This design comes from an exercise in tuning for small area and a short achievable clock period on the open sky130 flow, not from production work. Function was checked by simulation only, so behaviour that the tests miss may differ from the original. Power figures rest on the tool's default switching activity, not on a simulated workload.

`flow/design.v`:
```
module prim_fifo_sync_cnt #(
  parameter int Depth = 4,
  parameter int Width = 16,
  parameter bit Secure = 1'b0
) (
  input clk_i,
  input rst_ni,
  input clr_i,
  input incr_wptr_i,
  input incr_rptr_i,
  output logic [Width-1:0] wptr_o,
  output logic [Width-1:0] rptr_o,
  output logic err_o
);
  logic wptr_wrap;
  logic [Width-1:0] wptr_wrap_cnt;
  logic rptr_wrap;
  logic [Width-1:0] rptr_wrap_cnt;
  assign wptr_wrap = incr_wptr_i & (wptr_o[Width-2:0] == unsigned'((Width-1)'(Depth-1)));
  assign rptr_wrap = incr_rptr_i & (rptr_o[Width-2:0] == unsigned'((Width-1)'(Depth-1)));
  assign wptr_wrap_cnt = {~wptr_o[Width-1],{(Width-1){1'b0}}};
  assign rptr_wrap_cnt = {~rptr_o[Width-1],{(Width-1){1'b0}}};
  logic unused_secure;
  assign unused_secure = Secure;
  if (1) begin : gen_normal_ptrs
    always_ff @(posedge clk_i or negedge rst_ni) begin
      if (!rst_ni) begin
        wptr_o <= {(Width){1'b0}};
      end else if (clr_i) begin
        wptr_o <= {(Width){1'b0}};
      end else if (wptr_wrap) begin
        wptr_o <= wptr_wrap_cnt;
      end else if (incr_wptr_i) begin
        wptr_o <= wptr_o + {{(Width-1){1'b0}},1'b1};
      end
    end
    always_ff @(posedge clk_i or negedge rst_ni) begin
      if (!rst_ni) begin
        rptr_o <= {(Width){1'b0}};
      end else if (clr_i) begin
        rptr_o <= {(Width){1'b0}};
      end else if (rptr_wrap) begin
         rptr_o <= rptr_wrap_cnt;
      end else if (incr_rptr_i) begin
         rptr_o <= rptr_o + {{(Width-1){1'b0}},1'b1};
      end
    end
    assign err_o = '0;
  end
endmodule  
module prim_fifo_sync #(
  parameter int unsigned Width       = 16,
  parameter bit Pass                 = 1'b1,  
  parameter int unsigned Depth       = 4,
  parameter bit OutputZeroIfEmpty    = 1'b1,  
  parameter bit Secure               = 1'b0,  
  localparam int          DepthW     = ((Depth+1) == 1 ? 1 : $clog2(Depth+1))
) (
  input                   clk_i,
  input                   rst_ni,
  input                   clr_i,
  input                   wvalid_i,
  output                  wready_o,
  input   [Width-1:0]     wdata_i,
  output                  rvalid_o,
  input                   rready_i,
  output  [Width-1:0]     rdata_o,
  output                  full_o,
  output  [DepthW-1:0]    depth_o,
  output                  err_o
);
  if (Depth == 0) begin : gen_passthru_fifo
    assign depth_o = 1'b0;  
    assign rvalid_o = wvalid_i;
    assign rdata_o = wdata_i;
    assign wready_o = rready_i;
    assign full_o = rready_i;
    logic unused_clr;
    assign unused_clr = clr_i;
    assign err_o = 1'b 0;
  end else begin : gen_normal_fifo
    localparam int unsigned PTRV_W    = ((Depth) <= 1 ? 1 : $clog2(Depth));
    localparam int unsigned PTR_WIDTH = PTRV_W+1;
    logic [PTR_WIDTH-1:0] fifo_wptr, fifo_rptr;
    logic                 fifo_incr_wptr, fifo_incr_rptr, fifo_empty;
    logic under_rst;
    always_ff @(posedge clk_i or negedge rst_ni) begin
      if (!rst_ni) begin
        under_rst <= 1'b1;
      end else if (under_rst) begin
        under_rst <= ~under_rst;
      end
    end
    logic  full, empty;
    logic  wptr_msb;
    logic  rptr_msb;
    logic  [PTRV_W-1:0] wptr_value;
    logic  [PTRV_W-1:0] rptr_value;
    assign wptr_msb = fifo_wptr[PTR_WIDTH-1];
    assign rptr_msb = fifo_rptr[PTR_WIDTH-1];
    assign wptr_value = fifo_wptr[0+:PTRV_W];
    assign rptr_value = fifo_rptr[0+:PTRV_W];
    assign depth_o = (full)                 ? DepthW'(Depth) :
                     (wptr_msb == rptr_msb) ? DepthW'(wptr_value) - DepthW'(rptr_value) :
                     (DepthW'(Depth) - DepthW'(rptr_value) + DepthW'(wptr_value)) ;
    assign fifo_incr_wptr = wvalid_i & wready_o & ~under_rst;
    assign fifo_incr_rptr = rvalid_o & rready_i & ~under_rst;
    assign wready_o = ~full & ~under_rst;
    assign full_o   = full;
    assign rvalid_o = ~empty & ~under_rst;
    prim_fifo_sync_cnt #(
      .Width(PTR_WIDTH),
      .Depth(Depth),
      .Secure(Secure)
    ) u_fifo_cnt (
      .clk_i,
      .rst_ni,
      .clr_i,
      .incr_wptr_i(fifo_incr_wptr),
      .incr_rptr_i(fifo_incr_rptr),
      .wptr_o(fifo_wptr),
      .rptr_o(fifo_rptr),
      .err_o
    );
    assign  full       = (fifo_wptr == (fifo_rptr ^ {1'b1,{(PTR_WIDTH-1){1'b0}}}));
    assign  fifo_empty = (fifo_wptr ==  fifo_rptr);
    logic [Width-1:0] storage [Depth];
    logic [Width-1:0] storage_rdata;
    if (Depth == 1) begin : gen_depth_eq1
      assign storage_rdata = storage[0];
      always_ff @(posedge clk_i)
        if (fifo_incr_wptr) begin
          storage[0] <= wdata_i;
        end
    end else begin : gen_depth_gt1
      assign storage_rdata = storage[fifo_rptr[PTR_WIDTH-2:0]];
      always_ff @(posedge clk_i)
        if (fifo_incr_wptr) begin
          storage[fifo_wptr[PTR_WIDTH-2:0]] <= wdata_i;
        end
    end
    logic [Width-1:0] rdata_int;
    if (Pass == 1'b1) begin : gen_pass
      assign rdata_int = (fifo_empty && wvalid_i) ? wdata_i : storage_rdata;
      assign empty = fifo_empty & ~wvalid_i;
    end else begin : gen_nopass
      assign rdata_int = storage_rdata;
      assign empty = fifo_empty;
    end
    if (OutputZeroIfEmpty == 1'b1) begin : gen_output_zero
      assign rdata_o = empty ? 'b0 : rdata_int;
    end else begin : gen_no_output_zero
      assign rdata_o = rdata_int;
    end
  end  
endmodule
module debounce #(
    parameter int unsigned ClkCount = 500
) (
    input logic clk_i,
    input logic rst_ni,
    input  logic btn_i,
    output logic btn_o
);
  logic [$clog2(ClkCount+1)-1:0] cnt_d, cnt_q;
  logic btn_d, btn_q;
  assign btn_o = btn_q;
  always_ff @(posedge clk_i or negedge rst_ni) begin : p_fsm_reg
    if (!rst_ni) begin
      cnt_q <= '0;
      btn_q <= '0;
    end else begin
      cnt_q <= cnt_d;
      btn_q <= btn_d;
    end
  end
  /*verilator lint_off WIDTH*/
  assign btn_d = (cnt_q >= ClkCount) ? btn_i : btn_q;
  /*verilator lint_off WIDTH*/
  assign cnt_d = (btn_i == btn_q || cnt_q >= ClkCount) ? '0 : cnt_q + 1;
endmodule
module gpio #(
  GpiWidth = 8,
  GpoWidth = 16
) (
  input  logic                clk_i,
  input  logic                rst_ni,
  input  logic                device_req_i,
  input  logic [31:0]         device_addr_i,
  input  logic                device_we_i,
  input  logic [ 3:0]         device_be_i,
  input  logic [31:0]         device_wdata_i,
  output logic                device_rvalid_o,
  output logic [31:0]         device_rdata_o,
  input  logic [GpiWidth-1:0] gp_i,
  output logic [GpoWidth-1:0] gp_o
);
  localparam int unsigned GPIO_OUT_REG = 32'h0;
  localparam int unsigned GPIO_IN_REG = 32'h4;
  localparam int unsigned GPIO_IN_DBNC_REG = 32'h8;
  logic [11:0] reg_addr;
  logic [2:0][GpiWidth-1:0] gp_i_q;
  logic [GpiWidth-1:0] gp_i_dbnc;
  logic [GpoWidth-1:0] gp_o_d;
  logic                gp_o_wr_en;
  logic                gp_i_rd_en_d, gp_i_rd_en_q;
  logic                gp_i_dbnc_rd_en_d, gp_i_dbnc_rd_en_q;
  for (genvar i = 0; i < GpiWidth; i++) begin
    debounce #(
      .ClkCount(500)
    ) dbnc (
      .clk_i,
      .rst_ni,  
      .btn_i(gp_i_q[2][i]),
      .btn_o(gp_i_dbnc[i])
    );
  end
  always @(posedge clk_i or negedge rst_ni) begin
    if (!rst_ni) begin
      gp_i_q            <= '0;
      gp_o              <= '0;
      device_rvalid_o   <= '0;
      gp_i_rd_en_q      <= '0;
      gp_i_dbnc_rd_en_q <= '0;
    end else begin
      gp_i_q <= {gp_i_q[1:0], gp_i};
      if (gp_o_wr_en) begin
        gp_o <= gp_o_d;
      end
      device_rvalid_o   <= device_req_i;
      gp_i_rd_en_q      <= gp_i_rd_en_d;
      gp_i_dbnc_rd_en_q <= gp_i_dbnc_rd_en_d;
    end
  end
  for (genvar i_byte = 0; i_byte < 4; ++i_byte) begin : g_gp_o_d;
    if (i_byte * 8 < GpoWidth) begin : g_gp_o_d_inner
      localparam int gpo_byte_end = (i_byte + 1) * 8 <= GpoWidth ? (i_byte + 1) * 8 : GpoWidth;
      assign gp_o_d[gpo_byte_end - 1 : i_byte * 8] =
        device_be_i[i_byte] ? device_wdata_i[gpo_byte_end - 1 : i_byte * 8] :
                              gp_o[gpo_byte_end - 1 : i_byte * 8];
    end
  end
  assign reg_addr = device_addr_i[11:0];
  assign gp_o_wr_en = device_req_i & device_we_i & (reg_addr == GPIO_OUT_REG[11:0]);
  assign gp_i_rd_en_d = device_req_i & ~device_we_i & (reg_addr == GPIO_IN_REG[11:0]);
  assign gp_i_dbnc_rd_en_d = device_req_i & ~device_we_i & (reg_addr == GPIO_IN_DBNC_REG[11:0]);
  always_comb begin
    if (gp_i_dbnc_rd_en_q)
      device_rdata_o = {{(32 - GpiWidth){1'b0}}, gp_i_dbnc};
    else if (gp_i_rd_en_q)
      device_rdata_o = {{(32 - GpiWidth){1'b0}}, gp_i_q[2]};
    else
      device_rdata_o = {{(32 - GpoWidth){1'b0}}, gp_o};
  end
  logic unused_device_addr, unused_device_be, unused_device_wdata;
  assign unused_device_addr = ^device_addr_i[31:10];
  assign unused_device_be = ^device_be_i;
  assign unused_device_wdata = ^device_wdata_i[31:GpoWidth];
endmodule
module pwm #(
  parameter int CtrSize = 8
) (
  input  logic               clk_i,
  input  logic               rst_ni,
  input  logic [CtrSize-1:0] pulse_width_i,
  input  logic [CtrSize-1:0] max_counter_i,
  output logic               modulated_o
);
  logic [CtrSize-1:0] counter;
  always_ff @(posedge clk_i or negedge rst_ni) begin
    if (!rst_ni) begin
      counter     <= 'b0;
      modulated_o <= 'b0;
    end else if (max_counter_i == 0) begin
      counter     <= 'b0;
      modulated_o <= 'b0;
    end else begin
      if (counter < max_counter_i) begin
        counter <= counter + 1;
      end else begin
        counter <= 0;
      end
      if (pulse_width_i > counter) begin
        modulated_o <= 1'b1;
      end else begin
        modulated_o <= 1'b0;
      end
    end
  end
endmodule
module pwm_wrapper #(
  parameter int PwmWidth   = 12,
  parameter int PwmCtrSize = 8,
  parameter int BusWidth   = 32
) (
  input  logic                clk_i,
  input  logic                rst_ni,
  input  logic                device_req_i,
  input  logic [BusWidth-1:0] device_addr_i,
  input  logic                device_we_i,
  input  logic [         3:0] device_be_i,
  input  logic [BusWidth-1:0] device_wdata_i,
  output logic                device_rvalid_o,
  output logic [BusWidth-1:0] device_rdata_o,
  output logic [PwmWidth-1:0] pwm_o
);
  localparam int unsigned AddrWidth = 10;
  localparam int unsigned PwmIdxOffset = $clog2(BusWidth / 8) + 1;
  localparam int unsigned PwmIdxWidth = AddrWidth - PwmIdxOffset;
  for (genvar i = 0; i < PwmWidth; i++) begin : gen_pwm
    logic [PwmCtrSize-1:0] data_d;
    logic [PwmCtrSize-1:0] counter_q;
    logic [PwmCtrSize-1:0] pulse_width_q;
    logic counter_en;
    logic pulse_width_en;
    logic [PwmIdxWidth-1:0] pwm_idx;
    assign pwm_idx = i;
    assign data_d         = device_wdata_i[PwmCtrSize-1:0];  
    assign counter_en     = device_req_i & device_we_i
                                         & (device_addr_i[AddrWidth-1:PwmIdxOffset] == pwm_idx)
                                         & device_addr_i[PwmIdxOffset-1];
    assign pulse_width_en = device_req_i & device_we_i
                                         & (device_addr_i[AddrWidth-1:PwmIdxOffset] == pwm_idx)
                                         & ~device_addr_i[PwmIdxOffset-1];
    always @(posedge clk_i or negedge rst_ni) begin
      if (!rst_ni) begin
        counter_q       <= '0;
        pulse_width_q   <= '0;
      end else begin
        if (counter_en) begin
          counter_q     <= data_d;
        end
        if (pulse_width_en) begin
          pulse_width_q <= data_d;
        end
      end
    end
    pwm #(
      .CtrSize( PwmCtrSize )
    ) u_pwm (
      .clk_i        (clk_i),
      .rst_ni       (rst_ni),
      .pulse_width_i(pulse_width_q),
      .max_counter_i(counter_q),
      .modulated_o  (pwm_o[i])
    );
  end : gen_pwm
  assign device_rdata_o = 32'b0;
  always @(posedge clk_i or negedge rst_ni) begin
    if (!rst_ni) begin
      device_rvalid_o <= 1'b0;
    end else begin
      device_rvalid_o <= device_req_i;
    end
  end
  logic _unused;
  assign _unused = ^device_be_i ^ ^device_wdata_i;
endmodule
module uart #(
  parameter int unsigned ClockFrequency = 50_000_000,
  parameter int unsigned BaudRate = 115_200,
  parameter int unsigned RxFifoDepth = 128,
  parameter int unsigned TxFifoDepth = 128
) (
  input logic         clk_i,
  input logic         rst_ni,
  input  logic        device_req_i,
  /*verilator lint_off UNUSED*/
  input  logic [31:0] device_addr_i,
  input  logic        device_we_i,
  input  logic [3:0]  device_be_i,
  input  logic [31:0] device_wdata_i,
  output logic        device_rvalid_o,
  output logic [31:0] device_rdata_o,
  input  logic        uart_rx_i,
  output logic        uart_irq_o,
  output logic        uart_tx_o
);
  localparam int unsigned ClocksPerBaud = ClockFrequency / BaudRate;
  /*verilator lint_off WIDTH*/
  localparam int unsigned UART_RX_REG = 32'h0;
  /*verilator lint_off WIDTH*/
  localparam int unsigned UART_TX_REG = 32'h4;
  /*verilator lint_off WIDTH*/
  localparam int unsigned UART_STATUS_REG = 32'h8;
  typedef enum logic[1:0] {
    IDLE,
    START,
    PROC,
    STOP
  } uart_state_t;
  logic [31:0] device_rdata_d, device_rdata_q;
  logic        device_rvalid_d, device_rvalid_q;
  logic [11:0] reg_addr;
  logic [$clog2(ClocksPerBaud)-1:0] rx_baud_counter_q, rx_baud_counter_d;
  logic                             rx_baud_tick;
  uart_state_t rx_state_q, rx_state_d;
  logic [2:0]  rx_bit_counter_q, rx_bit_counter_d;
  logic [7:0]  rx_current_byte_q, rx_current_byte_d;
  logic [2:0]  rx_q;
  logic        rx_start, rx_valid;
  logic        rx_fifo_wvalid;
  logic        rx_fifo_rready;
  logic [7:0]  rx_fifo_rdata;
  logic        rx_fifo_rvalid;
  logic        rx_fifo_empty;
  logic [$clog2(ClocksPerBaud)-1:0] tx_baud_counter_q, tx_baud_counter_d;
  logic                             tx_baud_tick;
  logic write_req;
  uart_state_t tx_state_q, tx_state_d;
  logic [2:0]  tx_bit_counter_q, tx_bit_counter_d;
  logic [7:0]  tx_current_byte_q, tx_current_byte_d;
  logic        tx_next_byte;
  logic        tx_fifo_wvalid;
  logic        tx_fifo_rvalid, tx_fifo_rready;
  logic [7:0]  tx_fifo_rdata;
  logic        tx_fifo_full;
  assign reg_addr = device_addr_i[11:0];
  always_comb begin
    device_rdata_d  = '0;
    device_rvalid_d = 1'b0;
    rx_fifo_rready  = 1'b0;
    if (device_req_i) begin
      device_rvalid_d = 1'b1;
      if (device_be_i[0] & ~device_we_i) begin
        case (reg_addr)
          UART_RX_REG: begin
            device_rdata_d = {24'b0, rx_fifo_rdata};
            rx_fifo_rready = 1'b1;
          end
          UART_TX_REG: begin
            device_rdata_d = '0;
          end
          UART_STATUS_REG: begin
            device_rdata_d = {30'b0, tx_fifo_full, rx_fifo_empty};
          end
          default: begin
            device_rdata_d = '0;
          end
        endcase
      end
    end
  end
  always_ff @(posedge clk_i or negedge rst_ni) begin
    if (!rst_ni) begin
      device_rdata_q  <= '0;
      device_rvalid_q <= 1'b0;
    end else begin
      device_rdata_q  <= device_rdata_d;
      device_rvalid_q <= device_rvalid_d;
    end
  end
  assign device_rdata_o  = device_rdata_q;
  assign device_rvalid_o = device_rvalid_q;
  assign rx_fifo_wvalid = rx_baud_tick & rx_valid;
  assign rx_fifo_empty  = ~rx_fifo_rvalid;
  assign rx_baud_counter_d = rx_baud_tick ? '0                                            :
                             rx_start     ? $bits(rx_baud_counter_q)'(ClocksPerBaud >> 1) :
                                            rx_baud_counter_q + 1'b1;
  assign rx_baud_tick      = rx_baud_counter_q == $bits(rx_baud_counter_q)'(ClocksPerBaud - 1);
  prim_fifo_sync #(
    .Width(8),
    .Pass (1'b0),
    .Depth(RxFifoDepth)
  ) u_rx_fifo (
    .clk_i,
    .rst_ni,
    .clr_i (1'b0),
    .wvalid_i(rx_fifo_wvalid),
    .wready_o(),
    .wdata_i (rx_current_byte_q),
    .rvalid_o(rx_fifo_rvalid),
    .rready_i(rx_fifo_rready),
    .rdata_o (rx_fifo_rdata),
    .full_o (),
    .depth_o(),
    .err_o  ()
  );
  assign uart_irq_o = !rx_fifo_empty;
  always_ff @(posedge clk_i or negedge rst_ni) begin
    if (!rst_ni) begin
      rx_q <= '0;
    end else begin
      rx_q <= {rx_q[1:0], uart_rx_i};
    end
  end
  assign rx_start = !rx_q[1] & rx_q[2] & (rx_state_q == IDLE);
  always_ff @(posedge clk_i or negedge rst_ni) begin
    if (!rst_ni) begin
      rx_baud_counter_q <= '0;
    end else begin
      rx_baud_counter_q <= rx_baud_counter_d;
    end
  end
  always_ff @(posedge clk_i or negedge rst_ni) begin
    if (!rst_ni) begin
      rx_state_q        <= IDLE;
      rx_bit_counter_q  <= '0;
      rx_current_byte_q <= '0;
    end else if (rx_start || rx_baud_tick) begin
      rx_state_q        <= rx_state_d;
      rx_bit_counter_q  <= rx_bit_counter_d;
      rx_current_byte_q <= rx_current_byte_d;
    end
  end
  always_comb begin
    rx_valid          = 0;
    rx_bit_counter_d  = rx_bit_counter_q;
    rx_current_byte_d = rx_current_byte_q;
    rx_state_d        = rx_state_q;
    case (rx_state_q)
      IDLE: begin
        if (rx_start) begin
          rx_state_d = START;
        end
      end
      START: begin
        rx_current_byte_d = '0;
        rx_bit_counter_d  = '0;
        if (!rx_q[2]) begin
          rx_state_d = PROC;
        end else begin
          rx_state_d = IDLE;
        end
      end
      PROC: begin
        rx_current_byte_d = {rx_q[2], rx_current_byte_q[7:1]};
        if (rx_bit_counter_q == 3'd7) begin
          rx_state_d = STOP;
        end else begin
          rx_bit_counter_d = rx_bit_counter_q + 3'd1;
        end
      end
      STOP: begin
        if (rx_q[2]) begin
          rx_valid = 1;
        end
        rx_state_d = IDLE;
      end
    endcase
  end
  assign write_req = (device_req_i & device_be_i[0] & device_we_i);
  assign tx_fifo_wvalid = (reg_addr == UART_TX_REG) & write_req;
  assign tx_fifo_rready = tx_baud_tick & tx_next_byte;
  assign tx_baud_counter_d = tx_baud_tick ? '0 : tx_baud_counter_q + 1'b1;
  assign tx_baud_tick      = tx_baud_counter_q == $bits(tx_baud_counter_q)'(ClocksPerBaud - 1);
  prim_fifo_sync #(
    .Width(8),
    .Pass (1'b0),
    .Depth(TxFifoDepth)
  ) u_tx_fifo (
    .clk_i,
    .rst_ni,
    .clr_i   (1'b0),
    .wvalid_i(tx_fifo_wvalid),
    .wready_o(),
    .wdata_i (device_wdata_i[7:0]),
    .rvalid_o(tx_fifo_rvalid),
    .rready_i(tx_fifo_rready),
    .rdata_o (tx_fifo_rdata),
    .full_o (tx_fifo_full),
    .depth_o(),
    .err_o  ()
  );
  always_ff @(posedge clk_i or negedge rst_ni) begin
    if (!rst_ni) begin
      tx_baud_counter_q <= '0;
    end else begin
      tx_baud_counter_q <= tx_baud_counter_d;
    end
  end
  always_ff @(posedge clk_i or negedge rst_ni) begin
    if (!rst_ni) begin
      tx_state_q        <= IDLE;
      tx_bit_counter_q  <= '0;
      tx_current_byte_q <= '0;
    end else if (tx_baud_tick) begin
      tx_state_q        <= tx_state_d;
      tx_bit_counter_q  <= tx_bit_counter_d;
      tx_current_byte_q <= tx_current_byte_d;
    end
  end
  always_comb begin
    uart_tx_o         = 1'b0;
    tx_bit_counter_d  = tx_bit_counter_q;
    tx_current_byte_d = tx_current_byte_q;
    tx_next_byte      = 1'b0;
    tx_state_d        = tx_state_q;
    case (tx_state_q)
      IDLE: begin
        uart_tx_o = 1'b1;
        if (tx_fifo_rvalid) begin
          tx_state_d = START;
        end
      end
      START: begin
        uart_tx_o         = 1'b0;
        tx_state_d        = PROC;
        tx_bit_counter_d  = 3'd0;
        tx_current_byte_d = tx_fifo_rdata;
        tx_next_byte      = 1'b1;
      end
      PROC: begin
        uart_tx_o = tx_current_byte_q[0];
        tx_current_byte_d = {1'b0, tx_current_byte_q[7:1]};
        if (tx_bit_counter_q == 3'd7) begin
          tx_state_d = STOP;
        end else begin
          tx_bit_counter_d = tx_bit_counter_q + 3'd1;
        end
      end
      STOP: begin
        uart_tx_o = 1'b1;
        if (tx_fifo_rvalid) begin
          tx_state_d = START;
        end else begin
          tx_state_d = IDLE;
        end
      end
    endcase
  end
endmodule
module timer #(
  parameter int unsigned DataWidth    = 32,
  parameter int unsigned AddressWidth = 32
) (
  input  logic                    clk_i,
  input  logic                    rst_ni,
  input  logic                    timer_req_i,
  input  logic [AddressWidth-1:0] timer_addr_i,
  input  logic                    timer_we_i,
  input  logic [ DataWidth/8-1:0] timer_be_i,
  input  logic [   DataWidth-1:0] timer_wdata_i,
  output logic                    timer_rvalid_o,
  output logic [   DataWidth-1:0] timer_rdata_o,
  output logic                    timer_err_o,
  output logic                    timer_intr_o
);
  localparam int unsigned TW = 64;
  localparam int unsigned ADDR_OFFSET = 10;  
  localparam bit [9:0] MTIME_LOW = 0;
  localparam bit [9:0] MTIME_HIGH = 4;
  localparam bit [9:0] MTIMECMP_LOW = 8;
  localparam bit [9:0] MTIMECMP_HIGH = 12;
  logic                 timer_we;
  logic                 mtime_we, mtimeh_we;
  logic                 mtimecmp_we, mtimecmph_we;
  logic [DataWidth-1:0] mtime_wdata, mtimeh_wdata;
  logic [DataWidth-1:0] mtimecmp_wdata, mtimecmph_wdata;
  logic [TW-1:0]        mtime_q, mtime_d, mtime_inc;
  logic [TW-1:0]        mtimecmp_q, mtimecmp_d;
  logic                 interrupt_q, interrupt_d;
  logic                 error_q, error_d;
  logic [DataWidth-1:0] rdata_q, rdata_d;
  logic                 rvalid_q;
  assign timer_we = timer_req_i & timer_we_i;
  assign mtime_inc = mtime_q + 64'd1;
  for (genvar b = 0; b < DataWidth / 8; b++) begin : gen_byte_wdata
    assign mtime_wdata[(b*8)+:8]     = timer_be_i[b] ? timer_wdata_i[b*8+:8] :
                                                       mtime_q[(b*8)+:8];
    assign mtimeh_wdata[(b*8)+:8]    = timer_be_i[b] ? timer_wdata_i[b*8+:8] :
                                                       mtime_q[DataWidth+(b*8)+:8];
    assign mtimecmp_wdata[(b*8)+:8]  = timer_be_i[b] ? timer_wdata_i[b*8+:8] :
                                                       mtimecmp_q[(b*8)+:8];
    assign mtimecmph_wdata[(b*8)+:8] = timer_be_i[b] ? timer_wdata_i[b*8+:8] :
                                                       mtimecmp_q[DataWidth+(b*8)+:8];
  end
  assign mtime_we     = timer_we & (timer_addr_i[ADDR_OFFSET-1:0] == MTIME_LOW);
  assign mtimeh_we    = timer_we & (timer_addr_i[ADDR_OFFSET-1:0] == MTIME_HIGH);
  assign mtimecmp_we  = timer_we & (timer_addr_i[ADDR_OFFSET-1:0] == MTIMECMP_LOW);
  assign mtimecmph_we = timer_we & (timer_addr_i[ADDR_OFFSET-1:0] == MTIMECMP_HIGH);
  assign mtime_d    = {(mtimeh_we    ? mtimeh_wdata    : mtime_inc[63:32]),
                       (mtime_we     ? mtime_wdata     : mtime_inc[31:0])};
  assign mtimecmp_d = {(mtimecmph_we ? mtimecmph_wdata : mtimecmp_q[63:32]),
                       (mtimecmp_we  ? mtimecmp_wdata  : mtimecmp_q[31:0])};
  always_ff @(posedge clk_i or negedge rst_ni) begin
    if (~rst_ni) begin
      mtime_q <= 'b0;
    end else begin
      mtime_q <= mtime_d;
    end
  end
  always_ff @(posedge clk_i or negedge rst_ni) begin
    if (~rst_ni) begin
      mtimecmp_q <= 'b0;
    end else if (mtimecmp_we | mtimecmph_we) begin
      mtimecmp_q <= mtimecmp_d;
    end
  end
  assign interrupt_d  = ((mtime_q >= mtimecmp_q) | interrupt_q) & ~(mtimecmp_we | mtimecmph_we);
  always_ff @(posedge clk_i or negedge rst_ni) begin
    if (~rst_ni) begin
      interrupt_q <= 'b0;
    end else begin
      interrupt_q <= interrupt_d;
    end
  end
  assign timer_intr_o = interrupt_q;
  always_comb begin
    rdata_d = 'b0;
    error_d = 1'b0;
    unique case (timer_addr_i[ADDR_OFFSET-1:0])
      MTIME_LOW:     rdata_d = mtime_q[31:0];
      MTIME_HIGH:    rdata_d = mtime_q[63:32];
      MTIMECMP_LOW:  rdata_d = mtimecmp_q[31:0];
      MTIMECMP_HIGH: rdata_d = mtimecmp_q[63:32];
      default: begin
        rdata_d = 'b0;
        error_d = 1'b1;
      end
    endcase
  end
  always_ff @(posedge clk_i) begin
    if (timer_req_i) begin
      rdata_q <= rdata_d;
      error_q <= error_d;
    end
  end
  assign timer_rdata_o = rdata_q;
  always_ff @(posedge clk_i or negedge rst_ni) begin
    if (!rst_ni) begin
      rvalid_q <= 1'b0;
    end else begin
      rvalid_q <= timer_req_i;
    end
  end
  assign timer_rvalid_o = rvalid_q;
  assign timer_err_o    = error_q;
endmodule
module spi_host #(
  parameter int unsigned ClockFrequency = 50_000_000,
  parameter int unsigned BaudRate = 12_500_000,
  parameter bit CPOL = 0,
  parameter bit CPHA = 0
)(
    input clk_i,
    input rst_ni,
    input  logic spi_rx_i,
    output logic spi_tx_o,
    output logic sck_o,
    input  logic start_i,
    input  logic [7:0] byte_data_i,
    output logic [7:0] byte_data_o,
    output logic next_tx_byte_o
  );
  localparam int unsigned ClocksPerBaud = ClockFrequency / BaudRate;
  localparam int unsigned ToggleCount = ClocksPerBaud / 2;
  localparam int unsigned CountWidth = $clog2(ToggleCount);
  typedef enum logic[1:0] {
    IDLE,
    START,
    SEND,
    STOP
  } spi_state_t;
  spi_state_t state_q, state_d;
  logic [CountWidth-1:0] limit, count;
  logic sck, count_at_limit, sck_pos, sck_neg;
  logic sck_en;
  assign sck_en = (state_q == SEND);
  assign limit = CountWidth'(ToggleCount - 1);
  assign count_at_limit = (count >= limit);
  always_ff @(posedge clk_i or negedge rst_ni) begin
    if (!rst_ni) begin
      count <= '0;
      sck <= CPOL;
    end else if (!(sck_en||start_i)) begin
      count <= '0;
      sck <= CPOL;
    end else if (count_at_limit) begin
      count <= '0;
      sck <= ~sck;
    end else begin
      count <= count + 1'b1;
    end
  end
  assign sck_o = sck_en ? sck : CPOL;
  assign sck_pos = count_at_limit && !sck;
  assign sck_neg = count_at_limit && sck;
  logic [2:0] bit_counter_q, bit_counter_d;
  logic [7:0] current_byte_q, current_byte_d, recieved_byte_d, recieved_byte_q;
  always_comb begin
    spi_tx_o       = 1'b1;
    bit_counter_d  = bit_counter_q;
    current_byte_d = current_byte_q;
    next_tx_byte_o = 1'b0;
    state_d        = state_q;
    byte_data_o    = '0;
    case (state_q)
      IDLE: begin
        spi_tx_o = 1'b1;
        if (start_i) begin
          state_d = START;
        end
      end
      START: begin
        state_d        = SEND;
        bit_counter_d  = 3'd7;
        current_byte_d = byte_data_i;
      end
      SEND: begin
        spi_tx_o       = current_byte_q[7];
        current_byte_d = {current_byte_q[6:0], 1'b0};
        if (bit_counter_q == 3'd0) begin
          state_d = STOP;
        end else begin
          bit_counter_d = bit_counter_q - 3'd1;
        end
      end
      STOP: begin
        spi_tx_o       = 1'b1;
        next_tx_byte_o = 1'b1;
        byte_data_o    = recieved_byte_q;
        state_d        = IDLE;
      end
    endcase
  end
  generate
    if (CPHA) begin
      always_ff @(posedge clk_i or negedge rst_ni) begin
        if (!rst_ni) begin
          current_byte_q  <= '0;
          bit_counter_q   <= '0;
          recieved_byte_q <= '0;
          state_q         <= IDLE;
        end else if (sck_pos) begin
          bit_counter_q   <= bit_counter_d;
          recieved_byte_q <= recieved_byte_d;
          state_q         <= state_d;
        end else if (sck_neg) begin
          current_byte_q <= current_byte_d;
          if (state_q == SEND) begin
            recieved_byte_d <= {recieved_byte_q[6:0], spi_rx_i};
          end
        end
      end
    end else begin
      always_ff @(posedge clk_i or negedge rst_ni) begin
        if (!rst_ni) begin
          current_byte_q  <= '0;
          bit_counter_q   <= '0;
          recieved_byte_q <= '0;
          state_q         <= IDLE;
        end else if (sck_pos) begin
          current_byte_q <= current_byte_d;
          if (state_q == SEND) begin
            recieved_byte_d <= {recieved_byte_q[6:0], spi_rx_i};
          end
        end else if (sck_neg) begin
          bit_counter_q   <= bit_counter_d;
          recieved_byte_q <= recieved_byte_d;
          state_q         <= state_d;
        end
      end
    end
  endgenerate
endmodule
module spi_top #(
  parameter int unsigned ClockFrequency = 50_000_000,
  parameter int unsigned BaudRate = 12_500_000,
  parameter int unsigned TxFifoDepth = 127,
  parameter CPOL = 0,
  parameter CPHA = 0
) (
    input logic clk_i,
    input logic rst_ni,
    input  logic        device_req_i,
  /*verilator lint_off UNUSED*/
    input  logic [31:0] device_addr_i,
    input  logic        device_we_i,
  /*verilator lint_off UNUSED*/
    input  logic [3:0]  device_be_i,
  /*verilator lint_off UNUSED*/
    input  logic [31:0] device_wdata_i,
    output logic        device_rvalid_o,
    output logic [31:0] device_rdata_o,
    input  logic spi_rx_i,
    output logic spi_tx_o,
    output logic sck_o,
    output logic [7:0] byte_data_o
  );
  localparam logic [11:0] SPI_TX_REG = 12'h0;
  localparam logic [11:0] SPI_STATUS_REG = 12'h4;
  logic [11:0] reg_addr;
  logic        read_status_q, read_status_d;
  logic next_tx_byte_d, next_tx_byte_q;
  logic       tx_fifo_wvalid;
  logic       tx_fifo_rvalid, tx_fifo_rready;
  logic [7:0] tx_fifo_rdata;
  logic       tx_fifo_full, tx_fifo_empty;
  logic [$clog2(TxFifoDepth+1)-1:0] tx_fifo_depth;
  always @(posedge clk_i or negedge rst_ni) begin
    if (!rst_ni) begin
      next_tx_byte_q <= '0;
      device_rvalid_o <= '0;
    end else begin
      next_tx_byte_q <= next_tx_byte_d;
      device_rvalid_o <= device_req_i;
    end
  end
  assign tx_fifo_rready = next_tx_byte_d && ~next_tx_byte_q;
  assign reg_addr = device_addr_i[11:0];
  assign tx_fifo_empty = (tx_fifo_depth == 0);
  assign tx_fifo_wvalid = (device_req_i & (reg_addr == SPI_TX_REG) & device_we_i);
  assign read_status_d = (device_req_i & (reg_addr == SPI_STATUS_REG) & ~device_we_i);
  always_ff @(posedge clk_i or negedge rst_ni) begin
    if (!rst_ni) begin
      read_status_q  <= 0;
    end else begin
      read_status_q  <= read_status_d;
    end
  end
  assign device_rdata_o = read_status_q ? {30'b0, tx_fifo_empty, tx_fifo_full} : 32'b0;
  prim_fifo_sync #(
    .Width(8),
    .Pass(1'b0),
    .Depth(TxFifoDepth)
  ) u_tx_fifo (
    .clk_i (clk_i),
    .rst_ni,
    .clr_i(1'b0),
    .wvalid_i(tx_fifo_wvalid),  
    .wready_o(),
    .wdata_i(device_wdata_i[7:0]),
    .rvalid_o(tx_fifo_rvalid),
    .rready_i(tx_fifo_rready),  
    .rdata_o(tx_fifo_rdata),
    .full_o(tx_fifo_full),
    .depth_o(tx_fifo_depth),
    .err_o()  
  );
  spi_host #(
    .ClockFrequency(ClockFrequency),
    .BaudRate(BaudRate),
    .CPOL(CPOL),
    .CPHA(CPHA)
  ) u_spi_host (
    .clk_i (clk_i),
    .rst_ni(rst_ni),
    .spi_rx_i(spi_rx_i),  
    .spi_tx_o(spi_tx_o),  
    .sck_o(sck_o),  
    .start_i(tx_fifo_rvalid),  
    .byte_data_i(tx_fifo_rdata),  
    .byte_data_o(byte_data_o),
    .next_tx_byte_o(next_tx_byte_d)  
  );
endmodule
module periph_top (
  input  logic        clk_i,
  input  logic        rst_ni,
  input  logic        req_i,
  input  logic [15:0] addr_i,
  input  logic        we_i,
  input  logic [3:0]  be_i,
  input  logic [31:0] wdata_i,
  output logic        rvalid_o,
  output logic        err_o,
  output logic [31:0] rdata_o,
  input  logic [7:0]  gp_i,
  output logic [15:0] gp_o,
  output logic [11:0] pwm_o,
  input  logic        uart_rx_i,
  output logic        uart_tx_o,
  output logic        uart_irq_o,
  output logic        timer_irq_o,
  input  logic        spi_rx_i,
  output logic        spi_tx_o,
  output logic        spi_sck_o
);
  localparam int NrDevices = 5;
  localparam int Gpio  = 0;
  localparam int Uart  = 1;
  localparam int Timer = 2;
  localparam int Pwm   = 3;
  localparam int Spi   = 4;
  logic [NrDevices-1:0] dev_sel;
  logic [NrDevices-1:0] dev_sel_q;
  logic                 unmapped_q;
  logic [NrDevices-1:0] dev_req;
  logic [NrDevices-1:0] dev_rvalid;
  logic [31:0]          dev_rdata [NrDevices];
  logic                 timer_err;
  logic [31:0]          dev_addr;
  assign dev_addr = {16'b0, addr_i};
  assign dev_sel[Gpio]  = (addr_i[15:12] == 4'h0);
  assign dev_sel[Uart]  = (addr_i[15:12] == 4'h1);
  assign dev_sel[Timer] = (addr_i[15:12] == 4'h2);
  assign dev_sel[Pwm]   = (addr_i[15:12] == 4'h3);
  assign dev_sel[Spi]   = (addr_i[15:10] == 6'b010000);
  assign dev_req = dev_sel & {NrDevices{req_i}};
  always_ff @(posedge clk_i or negedge rst_ni) begin
    if (!rst_ni) begin
      dev_sel_q  <= '0;
      unmapped_q <= 1'b0;
    end else begin
      dev_sel_q  <= dev_req;
      unmapped_q <= req_i & ~|dev_sel;
    end
  end
  always_comb begin
    rdata_o = '0;
    err_o   = unmapped_q;
    for (int d = 0; d < NrDevices; d++) begin
      if (dev_sel_q[d]) begin
        rdata_o = dev_rdata[d];
      end
    end
    if (dev_sel_q[Timer]) begin
      err_o = timer_err;
    end
  end
  assign rvalid_o = |dev_rvalid | unmapped_q;
  gpio #(
    .GpiWidth ( 8  ),
    .GpoWidth ( 16 )
  ) u_gpio (
    .clk_i          (clk_i),
    .rst_ni         (rst_ni),
    .device_req_i   (dev_req[Gpio]),
    .device_addr_i  (dev_addr),
    .device_we_i    (we_i),
    .device_be_i    (be_i),
    .device_wdata_i (wdata_i),
    .device_rvalid_o(dev_rvalid[Gpio]),
    .device_rdata_o (dev_rdata[Gpio]),
    .gp_i           (gp_i),
    .gp_o           (gp_o)
  );
  pwm_wrapper #(
    .PwmWidth   ( 12 ),
    .PwmCtrSize ( 8  ),
    .BusWidth   ( 32 )
  ) u_pwm (
    .clk_i          (clk_i),
    .rst_ni         (rst_ni),
    .device_req_i   (dev_req[Pwm]),
    .device_addr_i  (dev_addr),
    .device_we_i    (we_i),
    .device_be_i    (be_i),
    .device_wdata_i (wdata_i),
    .device_rvalid_o(dev_rvalid[Pwm]),
    .device_rdata_o (dev_rdata[Pwm]),
    .pwm_o          (pwm_o)
  );
  uart #(
    .ClockFrequency ( 50_000_000 ),
    .BaudRate       ( 115_200    ),
    .RxFifoDepth    ( 16         ),
    .TxFifoDepth    ( 16         )
  ) u_uart (
    .clk_i          (clk_i),
    .rst_ni         (rst_ni),
    .device_req_i   (dev_req[Uart]),
    .device_addr_i  (dev_addr),
    .device_we_i    (we_i),
    .device_be_i    (be_i),
    .device_wdata_i (wdata_i),
    .device_rvalid_o(dev_rvalid[Uart]),
    .device_rdata_o (dev_rdata[Uart]),
    .uart_rx_i      (uart_rx_i),
    .uart_irq_o     (uart_irq_o),
    .uart_tx_o      (uart_tx_o)
  );
  timer #(
    .DataWidth    ( 32 ),
    .AddressWidth ( 32 )
  ) u_timer (
    .clk_i         (clk_i),
    .rst_ni        (rst_ni),
    .timer_req_i   (dev_req[Timer]),
    .timer_we_i    (we_i),
    .timer_be_i    (be_i),
    .timer_addr_i  (dev_addr),
    .timer_wdata_i (wdata_i),
    .timer_rvalid_o(dev_rvalid[Timer]),
    .timer_rdata_o (dev_rdata[Timer]),
    .timer_err_o   (timer_err),
    .timer_intr_o  (timer_irq_o)
  );
  spi_top #(
    .ClockFrequency ( 50_000_000 ),
    .BaudRate       ( 12_500_000 ),
    .TxFifoDepth    ( 16         ),
    .CPOL           ( 0          ),
    .CPHA           ( 1          )
  ) u_spi (
    .clk_i          (clk_i),
    .rst_ni         (rst_ni),
    .device_req_i   (dev_req[Spi]),
    .device_addr_i  (dev_addr),
    .device_we_i    (we_i),
    .device_be_i    (be_i),
    .device_wdata_i (wdata_i),
    .device_rvalid_o(dev_rvalid[Spi]),
    .device_rdata_o (dev_rdata[Spi]),
    .spi_rx_i       (spi_rx_i),
    .spi_tx_o       (spi_tx_o),
    .sck_o          (spi_sck_o),
    .byte_data_o    ()
  );
endmodule
```
`flow/run.sh`:
```
#!/bin/bash
# synth_recipe.tcl (not shown) runs the flow's synth.tcl, then flattens the netlist and writes it again
# the make line also repeats each setting of config.mk as NAME=value (left out here)
make -C /OpenROAD-flow-scripts/flow DESIGN_CONFIG=/design/flow/config.mk WORK_HOME=/design/flow/orfs CLKGATE_MAP_FILE= SYNTH_SCRIPT=/design/flow/synth_recipe.tcl finish
```
`flow/config.mk`:
```
export PLATFORM = sky130hd
export DESIGN_NAME = periph_top
export DESIGN_NICKNAME = periph_top
export VERILOG_FILES = /design/flow/design.v
export SDC_FILE = /design/flow/constraint.sdc
export NUM_CORES = 4
export LEC_CHECK = 0
export CAP_MARGIN = 20
export CORE_MARGIN = 2
export CORE_UTILIZATION = 40
export SLEW_MARGIN = 20
```
`flow/constraint.sdc`:
```
create_clock -name core_clock -period 5.0 [get_ports {clk_i}]
set_input_delay 1.0000 -clock core_clock [delete_from_list [all_inputs] [get_ports {clk_i}]]
set_output_delay 1.0000 -clock core_clock [all_outputs]
set_load 0.01 [all_outputs]
```
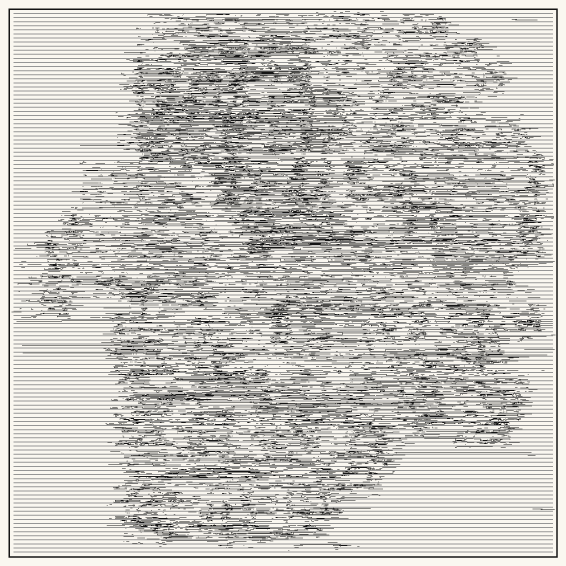
(M1 wires)
Drawn at 1.5 px/µm. Supply wires on this layer in grey.
longest straight run: 116 µm
wire length on this layer: 55.6 mm
main direction: horizontal
nets with wire on the layer: 4452
share of all routed wire: 46%

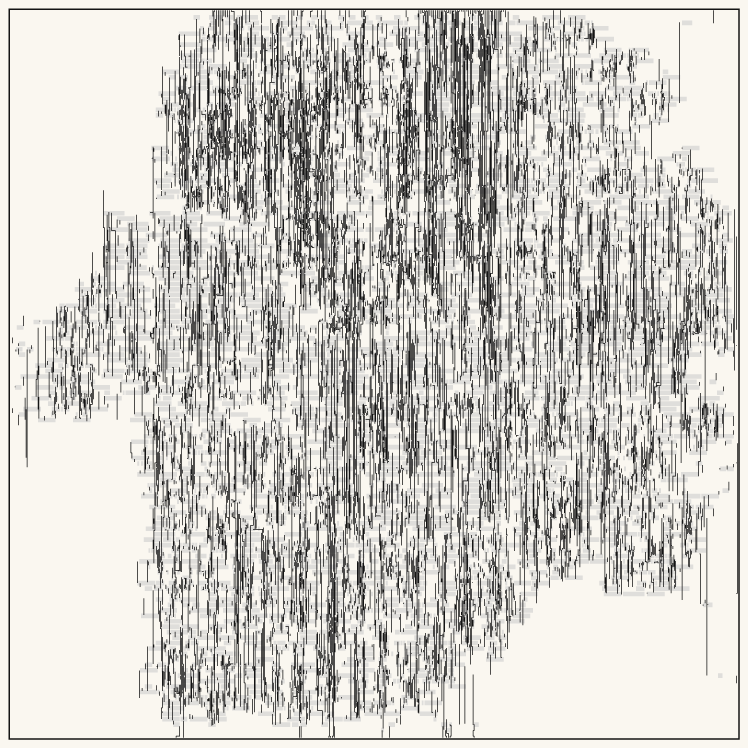
(metal 2)
Drawn at 2 px/µm.
longest straight run: 103 µm
share of all routed wire: 47%
nets with wire on the layer: 3970
main direction: vertical

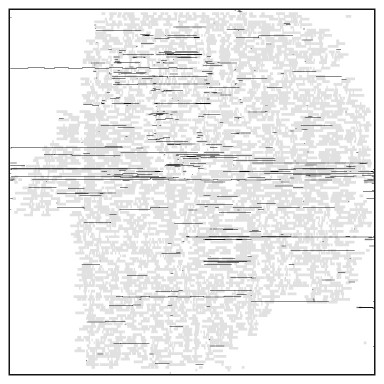
(signal wires on met3)
Drawn at 1 px/µm.
longest straight run: 185 µm
nets with wire on the layer: 223

==> results.py <==
metrics = {
    "outcome": {
        "status": "finished clean",
    },
    "power": {
        "switching_share_pct": 24.3,
        "power_frac_seq_pct": 47.7,
        "ir_worst_vdd_uv": 308,
        "comb_power_share_pct": 7.9,
        "p_int_mw": 15.2,
        "powerDensity_nw_per_um2": 338,
        "pwr-share-clk_pct": 44.5,
    },
    "routing": {
        "dr.max_layer_used": "met5",
        "drc_errors": 0,
        "wl_met3_mm": 6.11,
        "via_per_inst": 5.28,
        "drtIter0Drc": 2579,
        "met2_length_mm": 56.9,
    },
    "final_layout": {
        "areaGrowthSynthToFinish_pct": 14.7,
        "post-route-cell-area_um2": 59500,
        "mostFrequentLayoutCells": "656 x dfrtp_1, 417 x edfxtp_1, 361 x nor2_1",
        "sh_seq_area_pct": 48.8,
        "final-seq-area_um2": 29000,
        "drive_gt1_share_pct": 16.7,
        "multi_input_area_share_pct": 35.3,
        "seq_cell_count": 1077,
        "multiInputGateArea_um2": 21000,
    },
    "cts": {
        "cts_tree": "done",
        "cts_resized": 0,
        "ctsRootBufferMaster": "clkbuf_16",
    },
    "timing": {
        "setup_ws_ps": 459,
        "setup_viol": 0,
        "finalCritPeriodShare_pct": 90.8,
        "layout_min_cycle_time_ps": 4540,
        "rsz0062_at_grt": "false",
        "holdWs_ps": 284,
        "hold_viol": 0,
    },
    "floorplan": {
        "pin_count": 133,
        "taps": 1742,
        "die_w_um": 364,
        "fp.dieH_um": 364,
        "dieArea_um2": 133000,
    },
    "yosys": {
        "synthDistinctLibCells": 85,
        "synthMuxAreaShare_pct": 11.8,
        "synth_simple_gate_area_share_pct": 11.1,
        "async_reset_ff_share_pct": 61.3,
        "ys_seq_area_share_pct": 56.0,
        "yosysMostFrequentCell": "dfrtp_1",
    },
    "grt": {
        "busiest_layer": "met2",
        "use_met1_pct": 26.0,
    },
    "hold_path": {
        "hp-class": "input port to async pin",
    },
    "placement": {
        "place_area_um2": 55400,
        "gp_congestion": 0.853,
    },
    "critical_path": {
        "worstPathCellList": "inv_1, ha_1, inv_1, fa_1, nand4b_1, o32ai_1, clkdlybuf4s50_1",
        "worstPathMaxFanout": 5,
        "critical_path.endpoint_type": "output port",
        "worstPathArrival_ps": 3540,
        "cpMostUsedCell": "inv_1",
    },
}
power groups by stage:
stage | registers [mW] | logic, mW | clock network (mW)
6_report | 9.59 | 1.58 | 8.94
2_1_floorplan | 9.67 | 1.06 | 0
4_1_cts | 9.58 | 1.62 | 9.16
5_1_grt | 9.61 | 1.77 | 9.55
3_5_place_dp | 9.75 | 1.61 | 0
3_3_place_gp | 9.74 | 1.59 | 0
worst register-to-register path, stage by stage, from the launching register on:
cell and delay (ps):
dfrtp_1 570, xor2_1 250, nor4_1 760, nor2b_1 470, or4_1 450, inv_1 200
and3_1 260, and2_1 300
path summary, 6_finish.rpt:
check	to	startpoint	slack, ps
setup / recovery	rdata_o[1]	flip-flop	460
hold / removal	u_gpio.genblk1[0].dbnc.cnt_q[8]	rst_ni	280
setup reg to reg	u_uart.u_tx_fifo.gen_normal_fifo.storage[11][5]	flip-flop	1450
hold reg to reg	u_uart.rx_q[1]	u_uart.rx_q[0]	300
max in group asynchronous	u_pwm.gen_pwm[11].counter_q[5]	rst_ni	3500
min in group core_clock	u_uart.rx_q[1]	u_uart.rx_q[0]	300

==> re-timing with driven ports <==
The flow's constraints put no driver on any port. The routed layout listed below was extracted and timed again, unchanged, in two steps.
Step 1 assumes that a clkbuf_16 drives the clock port and a buf_2 every other input.
Step 2, shift: input delay + t, output delay - t, t = (earliest + latest rising clock arrival at the registers) / 2. This alone moves slack from input paths to output paths.
Slacks: no drivers / after step 1 / after step 2; pairs: no drivers / after step 1.
t (ns): 0.798
slack for setup (ns): 0.459 / 0.384 / 0.571
worst data-port slew with drivers (ns): 0.18
After both steps this run still meets setup and hold. For this run, drivers alone change the setup slack by -0.075 ns; drivers and shift together by +0.112 ns.
